Background: an optimization exercise with open tools, aiming at small area, a short achievable clock period and few clock cycles. Do not read the settings as production practice. In this exercise RTL edits were held to simulation tests only and were not proved equivalent to the original. No activity file was given, so power comes from the tool's default toggle rates.

[config.mk]
export PLATFORM = sky130hd
export DESIGN_NAME = top
export DESIGN_NICKNAME = top
export VERILOG_FILES = /design/flow/design.v
export SDC_FILE = /design/flow/constraint.sdc
export NUM_CORES = 8
export LEC_CHECK = 0
export ABC_CLOCK_PERIOD_IN_PS = 6000
export CAP_MARGIN = 20
export CORE_MARGIN = 2
export CORE_UTILIZATION = 30
export PLACE_DENSITY = 0.5
export SETUP_SLACK_MARGIN = 0.3
export SLEW_MARGIN = 20
[constraint.sdc]
create_clock -name core_clock -period 12.0 [get_ports {clk}]
set_input_delay 2.4000 -clock core_clock [delete_from_list [all_inputs] [get_ports {clk}]]
set_output_delay 2.4000 -clock core_clock [all_outputs]
set_load 0.01 [all_outputs]
[design.v]
`timescale 1ns / 100ps
`default_nettype none
`timescale 1ns / 100ps
`default_nettype none
module alu(
   input wire [31:0] rs,
   input wire [31:0] rt,
   input wire [5:0] funct,
   input wire [4:0] shamt,
   output wire [31:0] rd,
   output wire zflag);
   localparam funct_add = 6'b100000;
   localparam funct_sub = 6'b100010;
   localparam funct_and = 6'b100100;
   localparam funct_or  = 6'b100101;
   localparam funct_xor = 6'b100110; 
   localparam funct_nor = 6'b100111;
   localparam funct_sll = 6'b000000; 
   localparam funct_srl = 6'b000010; 
   localparam funct_sra = 6'b000011;
   wire [32:0] a = {{32{rs[31]}}, rs} >> shamt;
   assign rd = funct == funct_add ? rs + rt :
      funct == funct_sub ? rs - rt :
      funct == funct_and ? rs & rt :
      funct == funct_or  ? rs | rt :
      funct == funct_xor ? rs ^ rt :
      funct == funct_nor ? ~(rs | rt) :
      funct == funct_sll ? rs << shamt :
      funct == funct_srl ? rs >> shamt :
      funct == funct_sra ? a[31:0] : 32'b0;
   assign zflag = rd == 31'b0 ? 1'b1 : 1'b0;
endmodule
`default_nettype wire
`timescale 1ns / 100ps
`default_nettype none
module controller(
   input wire rstn,
   input wire [5:0] opecode,
   input wire [5:0] funct,
   (* mark_debug = "true" *) input wire clk,
   output wire [5:0] alu_func,
   output wire in_gof,
   output wire out_gof,
   output wire zors,
   output wire reorim,
   output wire write_reg,
   output wire write_pc,
   output wire write_lr,
   output wire [1:0] cp_type,
   output wire jrorrt,
   output wire enbranch,
   input wire zflag,
   output wire mem_we,
   output wire loadornot,
   output wire lsorlui,
   output wire memornot);
   (* mark_debug = "true" *) reg [1:0] status;
   reg valid;
   reg write_reg_r;
   reg write_pc_r;
   reg write_lr_r;
   reg mem_we_r;
   assign in_gof = 1'b0;
   assign out_gof = 1'b0;
   assign zors = 1'b0;
   assign enbranch = zflag^opecode[0];
   assign jrorrt = opecode == 6'b000001 ? 1'b1 : 1'b0;
   assign write_reg = write_reg_r;
   assign write_pc = write_pc_r;
   assign write_lr = write_lr_r;
   assign mem_we = mem_we_r;
   assign reorim = (opecode == 6'b001000) || (opecode == 6'b001100) || (opecode == 6'b001101) || (opecode == 6'b001010);
   assign loadornot = opecode == 6'b100011 ? 1'b1 : 1'b0;
   assign lsorlui = opecode == 6'b001111 ? 1'b1 : 1'b0;
   assign alu_func = opecode == 6'b0 ? funct :
      opecode == 6'b001000 ? 6'b100000 :
      opecode == 6'b001100 ? 6'b100100 :
      opecode == 6'b001101 ? 6'b100101 :
      opecode == 6'b001010 ? 6'b101010 :
      opecode == 6'b000100 ? 6'b100010 :
      opecode == 6'b000101 ? 6'b100010 : 6'b000000;
   assign cp_type = opecode == 6'b111111 ? 2'b01 :
      (opecode == 6'b000000) && (funct == 6'b001000) ? 2'b01 :
      opecode == 6'b000010 ? 2'b10 :
      opecode == 6'b000011 ? 2'b10 :
      opecode == 6'b000100 ? 2'b11 :
      opecode == 6'b000101 ? 2'b11 : 2'b00;
   always @(posedge clk) begin
      if(~rstn) begin
         valid <= 1'b0;
         status <= 2'b00;
         write_reg_r <= 1'b0;
         write_pc_r <= 1'b0;
         write_lr_r <= 1'b0;
         mem_we_r <= 1'b0;
      end else
      if (valid == 1'b0) begin
         if (opecode == 6'b000000) begin
            status <= 2'b00;
            valid <= 1'b1;
         end
      end else begin
         if (opecode == 6'b111111) begin
               status <= 2'b00;
               valid <= 1'b0;
         end else begin
            if (status == 2'b00) begin
               write_pc_r <= 1'b0;
               write_reg_r <= 1'b0;
               mem_we_r <= 1'b0;
               status <= 2'b01;
            end else if (status == 2'b01) begin
               status <= 2'b10;
            end else if (status == 2'b10) begin
               write_pc_r <= 1'b0;
               if ((opecode == 6'b000100) || (opecode == 6'b000101)) begin
                  mem_we_r <= 1'b0;
                  write_reg_r <= 1'b0;
               end else if ((opecode == 6'b101011) || (opecode == 6'b001111)) begin 
                  mem_we_r <= 1'b1;
                  write_reg_r <= 1'b0;
               end else begin
                  mem_we_r <= 1'b0;
                  write_reg_r <= 1'b1;
               end
               status <= 2'b11;
            end else begin
               write_pc_r <= 1'b1;
               write_reg_r <= 1'b0;
               mem_we_r <= 1'b0;
               status <= 2'b00;
            end
         end
      end
   end
endmodule
`default_nettype wire
`timescale 1ns / 100ps
`default_nettype none
module data_selector(
    input wire [31:0] data0,
    input wire [31:0] data1,
    input wire choice,
    output wire [31:0] odata);
    assign odata = choice == 1'b0 ? data0 : data1;
endmodule
`default_nettype wire
`timescale 1ns / 100ps
`default_nettype none
module immd_extender(
    input wire [15:0] immd,
    input wire zors,
    output wire [31:0] eximmd);
    assign eximmd = zors == 1'b0 ? {16'b0, immd} : { {16{immd[15]}}, immd};
endmodule 
`default_nettype wire
`timescale 1ns / 100ps
`default_nettype none
module inst_decoder(
   input wire [31:0] instrm,
   output wire [5:0] opecode,
   output wire [4:0] rd,
   output wire [4:0] rs,
   output wire [4:0] rt,
   output wire [4:0] shamt,
   output wire [5:0] funct,
   output wire [15:0] immd,
   output wire [25:0] addr);
   assign opecode = instrm[31:26];
   assign rd = instrm[25:21];
   assign rs = (instrm[31:26] == 6'b001111) ? instrm[25:21] : instrm[20:16];
   assign rt = ((instrm[31:26] == 6'b000100) || (instrm[31:26] == 6'b000101) || (instrm[31:26] == 6'b101011)) ? instrm[25:21] : instrm[15:11];
   assign shamt = instrm[10:6];
   assign funct = instrm[5:0];
   assign immd = instrm[15:0];
   assign addr = instrm[25:0];
endmodule
`default_nettype wire
 `timescale 1ns / 100ps
`default_nettype none
module memdata_gen(
   input wire [15:0] immd,
   input wire [31:0] adreg,
   input wire [31:0] wdreg,
   input wire lsorlui,
   output wire [31:0] mem_addr,
   output wire [31:0] mem_wdata);
   assign mem_addr = lsorlui == 1'b1 ? adreg : adreg + {16'b0, immd};
   assign mem_wdata = lsorlui == 1'b1 ? {immd, 16'b0} : wdreg;
endmodule
`default_nettype wire
`timescale 1ns / 100ps
`default_nettype none
module pc_incrementer(
    input wire [31:0] cpc,
    input wire [31:0] regs,
    input wire [15:0] immd,
    input wire [25:0] addr,
    input wire enbranch,
    input wire [1:0] cp_type,
    output wire [31:0] npc);
    wire [31:0] a = 32'd4 + {{14{immd[15]}}, immd, 2'b0};
    assign npc = cp_type == 2'b00 ? cpc + 32'd4 :
    	cp_type == 2'b01 ? regs :
    	cp_type == 2'b10 ? {cpc[31:28], addr, 2'b0} : 
      enbranch == 1'b1 ? cpc + a : cpc + 32'd4;
endmodule 
`default_nettype wire
 `timescale 1ns / 100ps
`default_nettype none
module reg_reader (
   input wire r_gfflag,  
   input wire [4:0] r_num,
   output wire [32-1:0] r_data,
   input wire [32*64-1:0] regsout,
   input wire clk);
   wire [32:0] regs_sub [64:0];
   wire [32-1:0] reg32 [31:0];
   wire [32-1:0] reg16 [15:0];
   wire [32-1:0] reg8 [7:0];
   wire [32-1:0] reg4 [3:0];
   wire [32-1:0] reg2 [1:0];
   wire [5:0] a = {r_gfflag, r_num};
   generate
    genvar i;
    for (i=0; i<64; i=i+1) begin
      assign regs_sub[i] = regsout[i*32+32-1:i*32];
    end
    for (i=0; i<32; i=i+1) begin
      assign reg32[i] = r_gfflag == 1'b1 ? regs_sub[i+32] : regs_sub[i];
    end
    for (i=0; i<16; i=i+1) begin
      assign reg16[i] = r_num[4] == 1'b1 ? reg32[i+16] : reg32[i];
    end
    for (i=0; i<8; i=i+1) begin
      assign reg8[i] = r_num[3] == 1'b1 ? reg16[i+8] : reg16[i];
    end
    for (i=0; i<4; i=i+1) begin
      assign reg4[i] = r_num[2] == 1'b1 ? reg8[i+4] : reg8[i];
    end
    for (i=0; i<2; i=i+1) begin
      assign reg2[i] = r_num[1] == 1'b1 ? reg4[i+2] : reg4[i];
    end
endgenerate
   assign r_data = r_num[0] == 1'b1 ? reg2[1] : reg2[0];
endmodule
`default_nettype wire
 `timescale 1ns / 100ps
`default_nettype none
module reg_writer (
   input wire r_gfflag,  
   input wire [4:0] r_num,
   input wire [32-1:0] r_data,
   input wire enable,  
   output wire [32*64-1:0] regsin,
   output wire [64-1:0] enables);
   wire [32-1:0] regs_sub [64-1:0];
   wire [5:0] rnum = {r_gfflag, r_num};
   generate
       genvar i;
       for (i=0; i<64; i=i+1) begin
          assign regsin[i*32+32-1:i*32] = regs_sub[i];
       end
       for (i=0; i<64; i=i+1) begin
          assign regs_sub[i] = i == r_num ? r_data : 32'b0;
          assign enables[i] = i == r_num ? enable : 1'b0;
       end
   endgenerate
endmodule
`default_nettype wire
 `timescale 1ns / 100ps
`default_nettype none
module register (
   input wire [32-1:0] inp,
   input wire clk,
   input wire enable,
   input wire rstn,
   output wire [32-1:0] outp);
   reg [32-1:0] data;
   assign outp = data;
   always @(posedge clk) begin
      if (~rstn) begin
         data <= 32'b0;
      end else if (enable) begin
         data <= inp;
      end
   end
endmodule
`default_nettype wire
 `timescale 1ns / 100ps
`default_nettype none
module registers (
   input wire [32 * 64 - 1:0] inreg,
   input wire [64 - 1:0] enable,
   (* mark_debug = "true" *)input wire clk,
   input wire rstn,
   (* mark_debug = "true" *)output wire [32 * 64 - 1:0] outreg);
   wire [32-1:0] inreg_sub [64-1:0];
   wire [32-1:0] outreg_sub [64-1:0];
   assign outreg_sub[0] = {32'b0};
   generate
       genvar i;
       for (i=0; i<64; i=i+1) begin
          assign inreg_sub[i] = inreg[i*32+32-1:i*32];
          assign outreg[i*32+32-1:i*32] = outreg_sub[i];
       end
       for (i=1; i<64; i=i+1) begin
          register i_r (.inp(inreg_sub[i]), .clk(clk), .enable(enable[i]), .outp(outreg_sub[i]), .rstn(rstn));
       end
   endgenerate
endmodule
`default_nettype wire
 `timescale 1ns / 100ps
`default_nettype none
module top(
   input wire clk,
   input wire rstn,
   input wire [32-1:0] instr,
   output wire [32-1:0] program_counter,
   output wire [32-1:0] link_register,
   output wire [32-1:0] mem_addr,
   input wire [32-1:0] mem_rdata,
   output wire [32-1:0] mem_wdata,
   output wire mem_we,
   input wire [5:0] regnum,
   output wire [32-1:0] reggg
   );
    wire [32-1:0] cor_pc;
    wire [32-1:0] nxt_pc;
    wire [32-1:0] lr_data;
    wire [32-1:0] regpc;
    wire [5:0] opecode;
    wire [4:0] rd;
    wire [4:0] rs;
    wire [4:0] rt;
    wire [4:0] shamt;
    wire [5:0] funct;
    wire [15:0] immd;
    wire [25:0] addr;
    wire [5:0] alu_funct;
    wire in_gof;
    wire out_gof;
    wire zors;
    wire reorim;
    wire write_pc;
    wire write_lr;
    wire write_reg;
    wire [1:0] cp_type;
    wire jrorrt;
    wire enbranch;
    wire zflag;
    wire loadornot;
    wire lsorlui;
    wire memornot;
    wire [32*64-1:0] regsin;
    wire [32*64-1:0] regsout;
    wire [64-1:0] regenable;
    wire [31:0] eximmd;
    wire [31:0] rd_data;
    wire [31:0] tf_data;
    wire [31:0] rs_data;
    wire [31:0] rt_data;
    wire [31:0] alu_data;
    wire [31:0] alu_odata;
    wire immflag;
    assign program_counter = cor_pc;
    assign link_register = lr_data;
    register pc(.inp(nxt_pc), .clk(clk), .enable(write_pc), .outp(cor_pc), .rstn(rstn));
    register lr(.inp(cor_pc), .clk(clk), .enable(write_lr), .outp(lr_data), .rstn(rstn));
    inst_decoder inst_decoder(.instrm(instr), .opecode(opecode), .rd(rd), .rs(rs), .rt(rt), .shamt(shamt), .funct(funct), .immd(immd), .addr(addr));
    controller controller(.rstn(rstn), .opecode(opecode), .funct(funct), .clk(clk), .alu_func(alu_funct), .in_gof(in_gof), .out_gof(out_gof), .zors(zors), .reorim(reorim),  .write_reg(write_reg), .write_pc(write_pc), .write_lr(write_lr), .cp_type(cp_type), .jrorrt(jrorrt), .enbranch(enbranch), .zflag(zflag), .mem_we(mem_we), .loadornot(loadornot), .lsorlui(lsorlui));
    data_selector data_selector3(.data0(alu_odata), .data1(eximmd), .choice(1'b0), .odata(tf_data));
    data_selector data_selector4(.data0(tf_data), .data1(mem_rdata), .choice(loadornot), .odata(rd_data));
    reg_writer reg_writer(.r_gfflag(out_gof), .r_num(rd), .r_data(rd_data), .enable(write_reg), .regsin(regsin), .enables(regenable));
    registers regs(.inreg(regsin), .enable(regenable), .clk(clk), .outreg(regsout), .rstn(rstn));
    reg_reader reg_reader1(.r_gfflag(in_gof), .r_num(rs), .r_data(rs_data), .regsout(regsout), .clk(clk));
    reg_reader reg_reader2(.r_gfflag(in_gof), .r_num(rt), .r_data(rt_data), .regsout(regsout), .clk(clk));
    reg_reader reg_reader3(.r_gfflag(regnum[5]), .r_num(regnum[4:0]), .r_data(reggg), .regsout(regsout), .clk(clk));
    memdata_gen memdata_gen(.immd(immd), .adreg(rs_data), .wdreg(rt_data), .lsorlui(lsorlui), .mem_addr(mem_addr), .mem_wdata(mem_wdata)); 
    immd_extender immd_extender(.immd(immd), .zors(zors), .eximmd(eximmd));
    data_selector data_selector1(.data0(rt_data), .data1(eximmd), .choice(reorim), .odata(alu_data));
    alu alu(.rs(rs_data), .rt(alu_data), .funct(alu_funct), .shamt(shamt), .rd(alu_odata), .zflag(zflag));
    data_selector data_selector2(.data0(rs_data), .data1(lr_data), .choice(jrorrt), .odata(regpc));
    pc_incrementer pc_incrementer(.cpc(cor_pc), .regs(regpc), .immd(immd), .addr(addr), .enbranch(enbranch), .cp_type(cp_type), .npc(nxt_pc));
endmodule
`default_nettype wire
[run.sh]
#!/bin/bash
# synth_recipe.tcl (not shown) runs the flow's synth.tcl, then flattens the netlist and writes it again
# the make line also repeats each setting of config.mk as NAME=value (left out here)
make -C /OpenROAD-flow-scripts/flow DESIGN_CONFIG=/design/flow/config.mk WORK_HOME=/design/flow/orfs CLKGATE_MAP_FILE= SYNTH_SCRIPT=/design/flow/synth_recipe.tcl finish
Figure 1. Local utilization.
The bar under the picture is 200 um long. The die is cut into 26 by 26 equal tiles; dark blue is low, red is high, 0 to 100% covered.
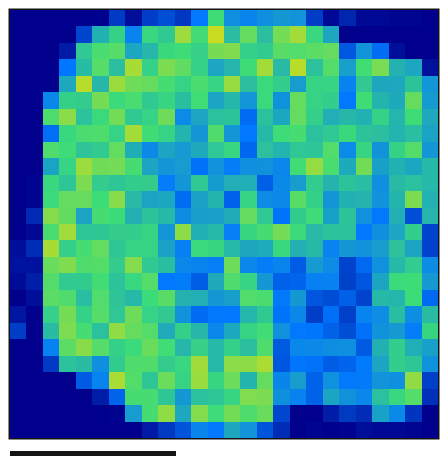
mean over tiles = 34%
fullest tile = 68%
nearly empty tiles = 14%
Initial Util: 0.301
CORE AREA: 0.262 sq mm
final core occ: 0.366

Figure 2. Power grid.
Pins as bars on the die edge. Tap cells in grey.
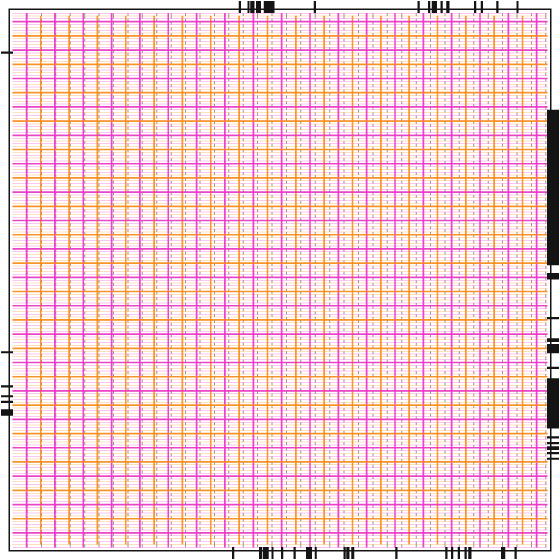
magenta -> VSS
orange -> VDD
rows = 188
met1 rails = 189

Figure 3. Routing congestion map.
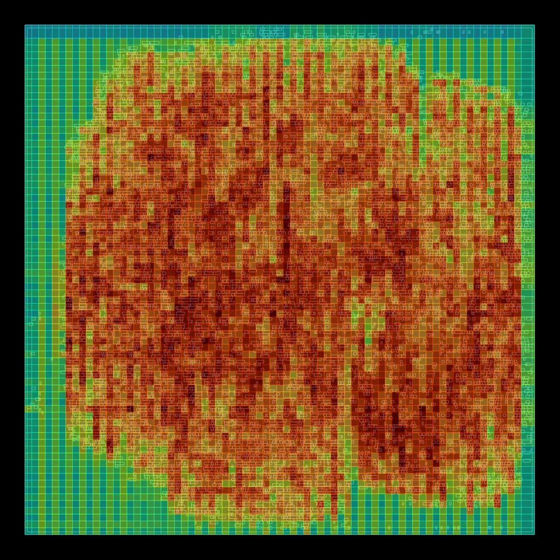
Wirelength per Cell: 38.9 um
grt met2 use: 0.571

Figure 4. Port wiring.
The bar under the picture is 200 um long.
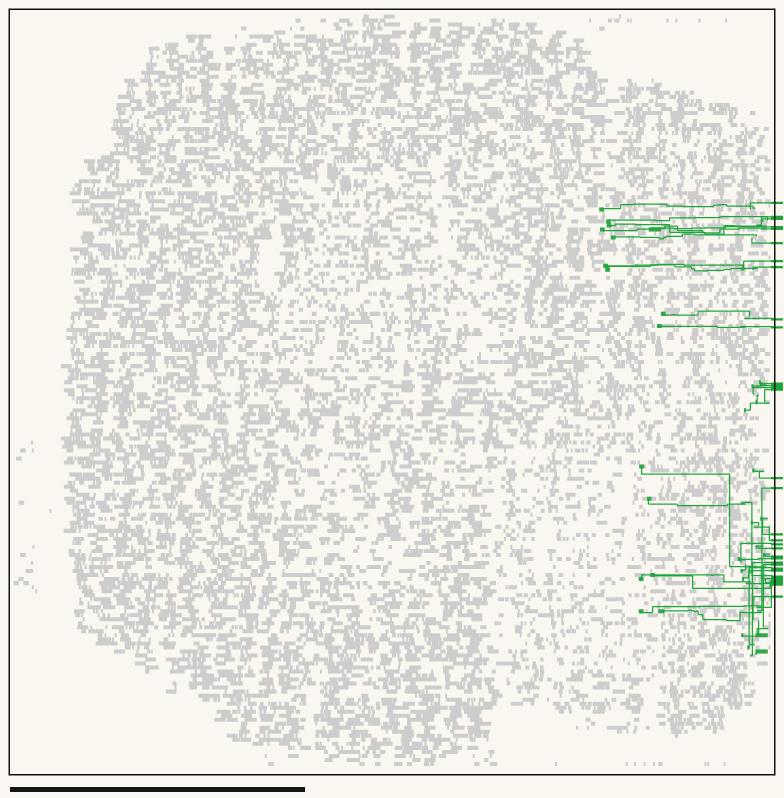
green -> `mem_rdata`  # bits 32, direction input, edge right, end cells 32, buffers 32, wire 2520 um
Port Buffers: 200
I/O Pins: 233

==> results.py <==
metrics = {
    "critical_path": {
        "crit_required_ns": 9.60,
        "worst_r2r_path_depth": 33,
    },
    "flow_run": {
        "drv_cap": 0,
    },
    "route": {
        "wl_met3_mm": 66.3,
        "routed.top_layer": "met5",
        "drc": 0,
        "vias": 91400,
        "wl_met2_mm": 224,
        "routed_wirelength_mm": 541,
        "firstDrtPassIters": 9,
    },
    "global_route": {
        "grt_max_degree": 166,
        "track_usage": 0.391,
        "antenna_found_initial": 51,
        "grt_pass1_vias": 84400,
        "grt-ovfl-total": 0,
    },
    "synthesis": {
        "synth.avg_cell_area_sq_um": 7.98,
        "ys_async_sr_fraction": 0,
        "muxShareOfSynthArea": 0.189,
        "synth_compound_gate_area_share": 0.247,
        "synth_area_sq_mm": 0.0790,
        "synth_common_cells": "1604 x nand2_1, 1030 x dfxtp_1, 1002 x nor2_1",
    },
    "sta": {
        "maxSlewViolCount": 0,
        "relSlewSlack": 0.0933,
        "finalHoldViolCount": 0,
        "setup_viol": 0,
    },
    "cts": {
        "clk_path_buf_depth": 3,
        "clk_pin_slew_ns": 0.06,
        "cts-buffers-inserted": 131,
        "worstSkewPairLatency_ns": 0.85,
        "clockRootBuffer": "clkbuf_16",
    },
    "hold_path": {
        "hold_path.class": "reg2reg",
        "holdPathStages": 2,
    },
    "power": {
        "peakVddDrop_mv": 0.160,
    },
    "layout": {
        "top_regs": "regs.genblk2.i_r.data x992, pc.data x32, controller.status x2",
    },
    "status": {
        "status": "timing/DRC/antenna clean",
    },
    "die": {
        "core.rowCount": 188,
    },
}
Testbench counts, summed over its fixed seeds: cycles 107,356.
==> stage by stage <==
step | cell area (sq um) | setup slack [ns] | utilization
final | 95800 | 0.243 | 0.366
after global placement | 91000 | -0.707 | 0.347
after global routing | 95700 | 0.0784 | 0.365
after floorplan | 79100 | 1.04 | -
after CTS | 95500 | 0.274 | 0.365
after detailed placement | 91000 | -0.440 | 0.347
==> where the power goes <==
group	switching [W]	internal, W	total [W]
logic	0.00197	0.000950	0.00292
clock network	0.00180	0.00235	0.00415
registers	0.000000177	0.00342	0.00342
==> cell usage in the layout (no fill, tap or decap), drive strengths merged, types with 36 or more instances in the layout <==
| master | instances |
|---|---|
| clkbuf | 189 |
| a21oi | 821 |
| a211oi | 249 |
| buf | 1053 |
| or2 | 45 |
| dfxtp | 1030 |
| o21ai | 509 |
| a22oi | 36 |
| o221ai | 40 |
| a32oi | 54 |
| nand2b | 44 |
| mux2i | 177 |
| nand3 | 340 |
| nand2 | 1607 |
| and2 | 125 |
| mux4 | 550 |
| mux2 | 71 |
| ha | 148 |
| clkdlybuf4s50 | 175 |
| o32ai | 61 |
| nand4 | 49 |
| o22ai | 74 |
| nor2 | 1008 |
| a2111oi | 82 |
| a221oi | 83 |
| inv | 182 |
| o211a | 91 |
| xnor2 | 93 |
| nor3 | 173 |
| o211ai | 77 |
| a21boi | 207 |
| nor4 | 42 |
| a22o | 41 |
| o31ai | 44 |
| and3 | 90 |
| xor2 | 38 |
| o21bai | 39 |
| a31oi | 120 |
==> critical path: cells and delay by family <==
family / cells / cell delay (ns)
AOI/OAI and AO/OA: 15 / 2.36
buffers and inverters: 10 / 2.50
and+or+nand+nor: 6 / 1.60
xor gates and xnor gates: 1 / 0.12
adders and majority gates: 1 / 0.34
==> layout make-up <==
cell class	instances	area, sq um
Inverter	180	687
Tap cell	3515	4400
Sequential cell	1030	20600
Timing Repair Buffer	1241	11000
Multi-Input combinational cell	7665	54700
Clock buffer	189	3830
Antenna cell	28	70.1
Fill cell	27000	166000
Clock inverter	43	532
==> timing repair <==
action,in CTS,in global routing
endpoints found under the setup margin,17,47
resized for setup,12,46
setup buffers,6,2
cloned,1,0
pin swaps,2,4

## separate check: timing with driven ports
How much do the figures lean on ideal ports? The routed layout below was timed once more, with nothing changed but the port constraints. Step 1 assumes that a clkbuf_16 drives the clock port and a buf_2 every other input. Step 2 also shifts input and output timing later by t, the mid clock arrival at the registers, as if the neighbouring blocks saw the same clock. Three values: no drivers, after step 1, after step 2; two values: the first two.
shift t [ns]: 0.928
slack for setup (ns): 0.243 / 0.220 / -0.216
hold WS [ns]: 0.483 / 0.483 / 0.483
cell pins on the clock port's net: 1
Met with ideal ports but missed after step 2: setup timing in this run. The setup slack of this run moves by -0.023 ns with the drivers and by -0.459 ns with both steps.
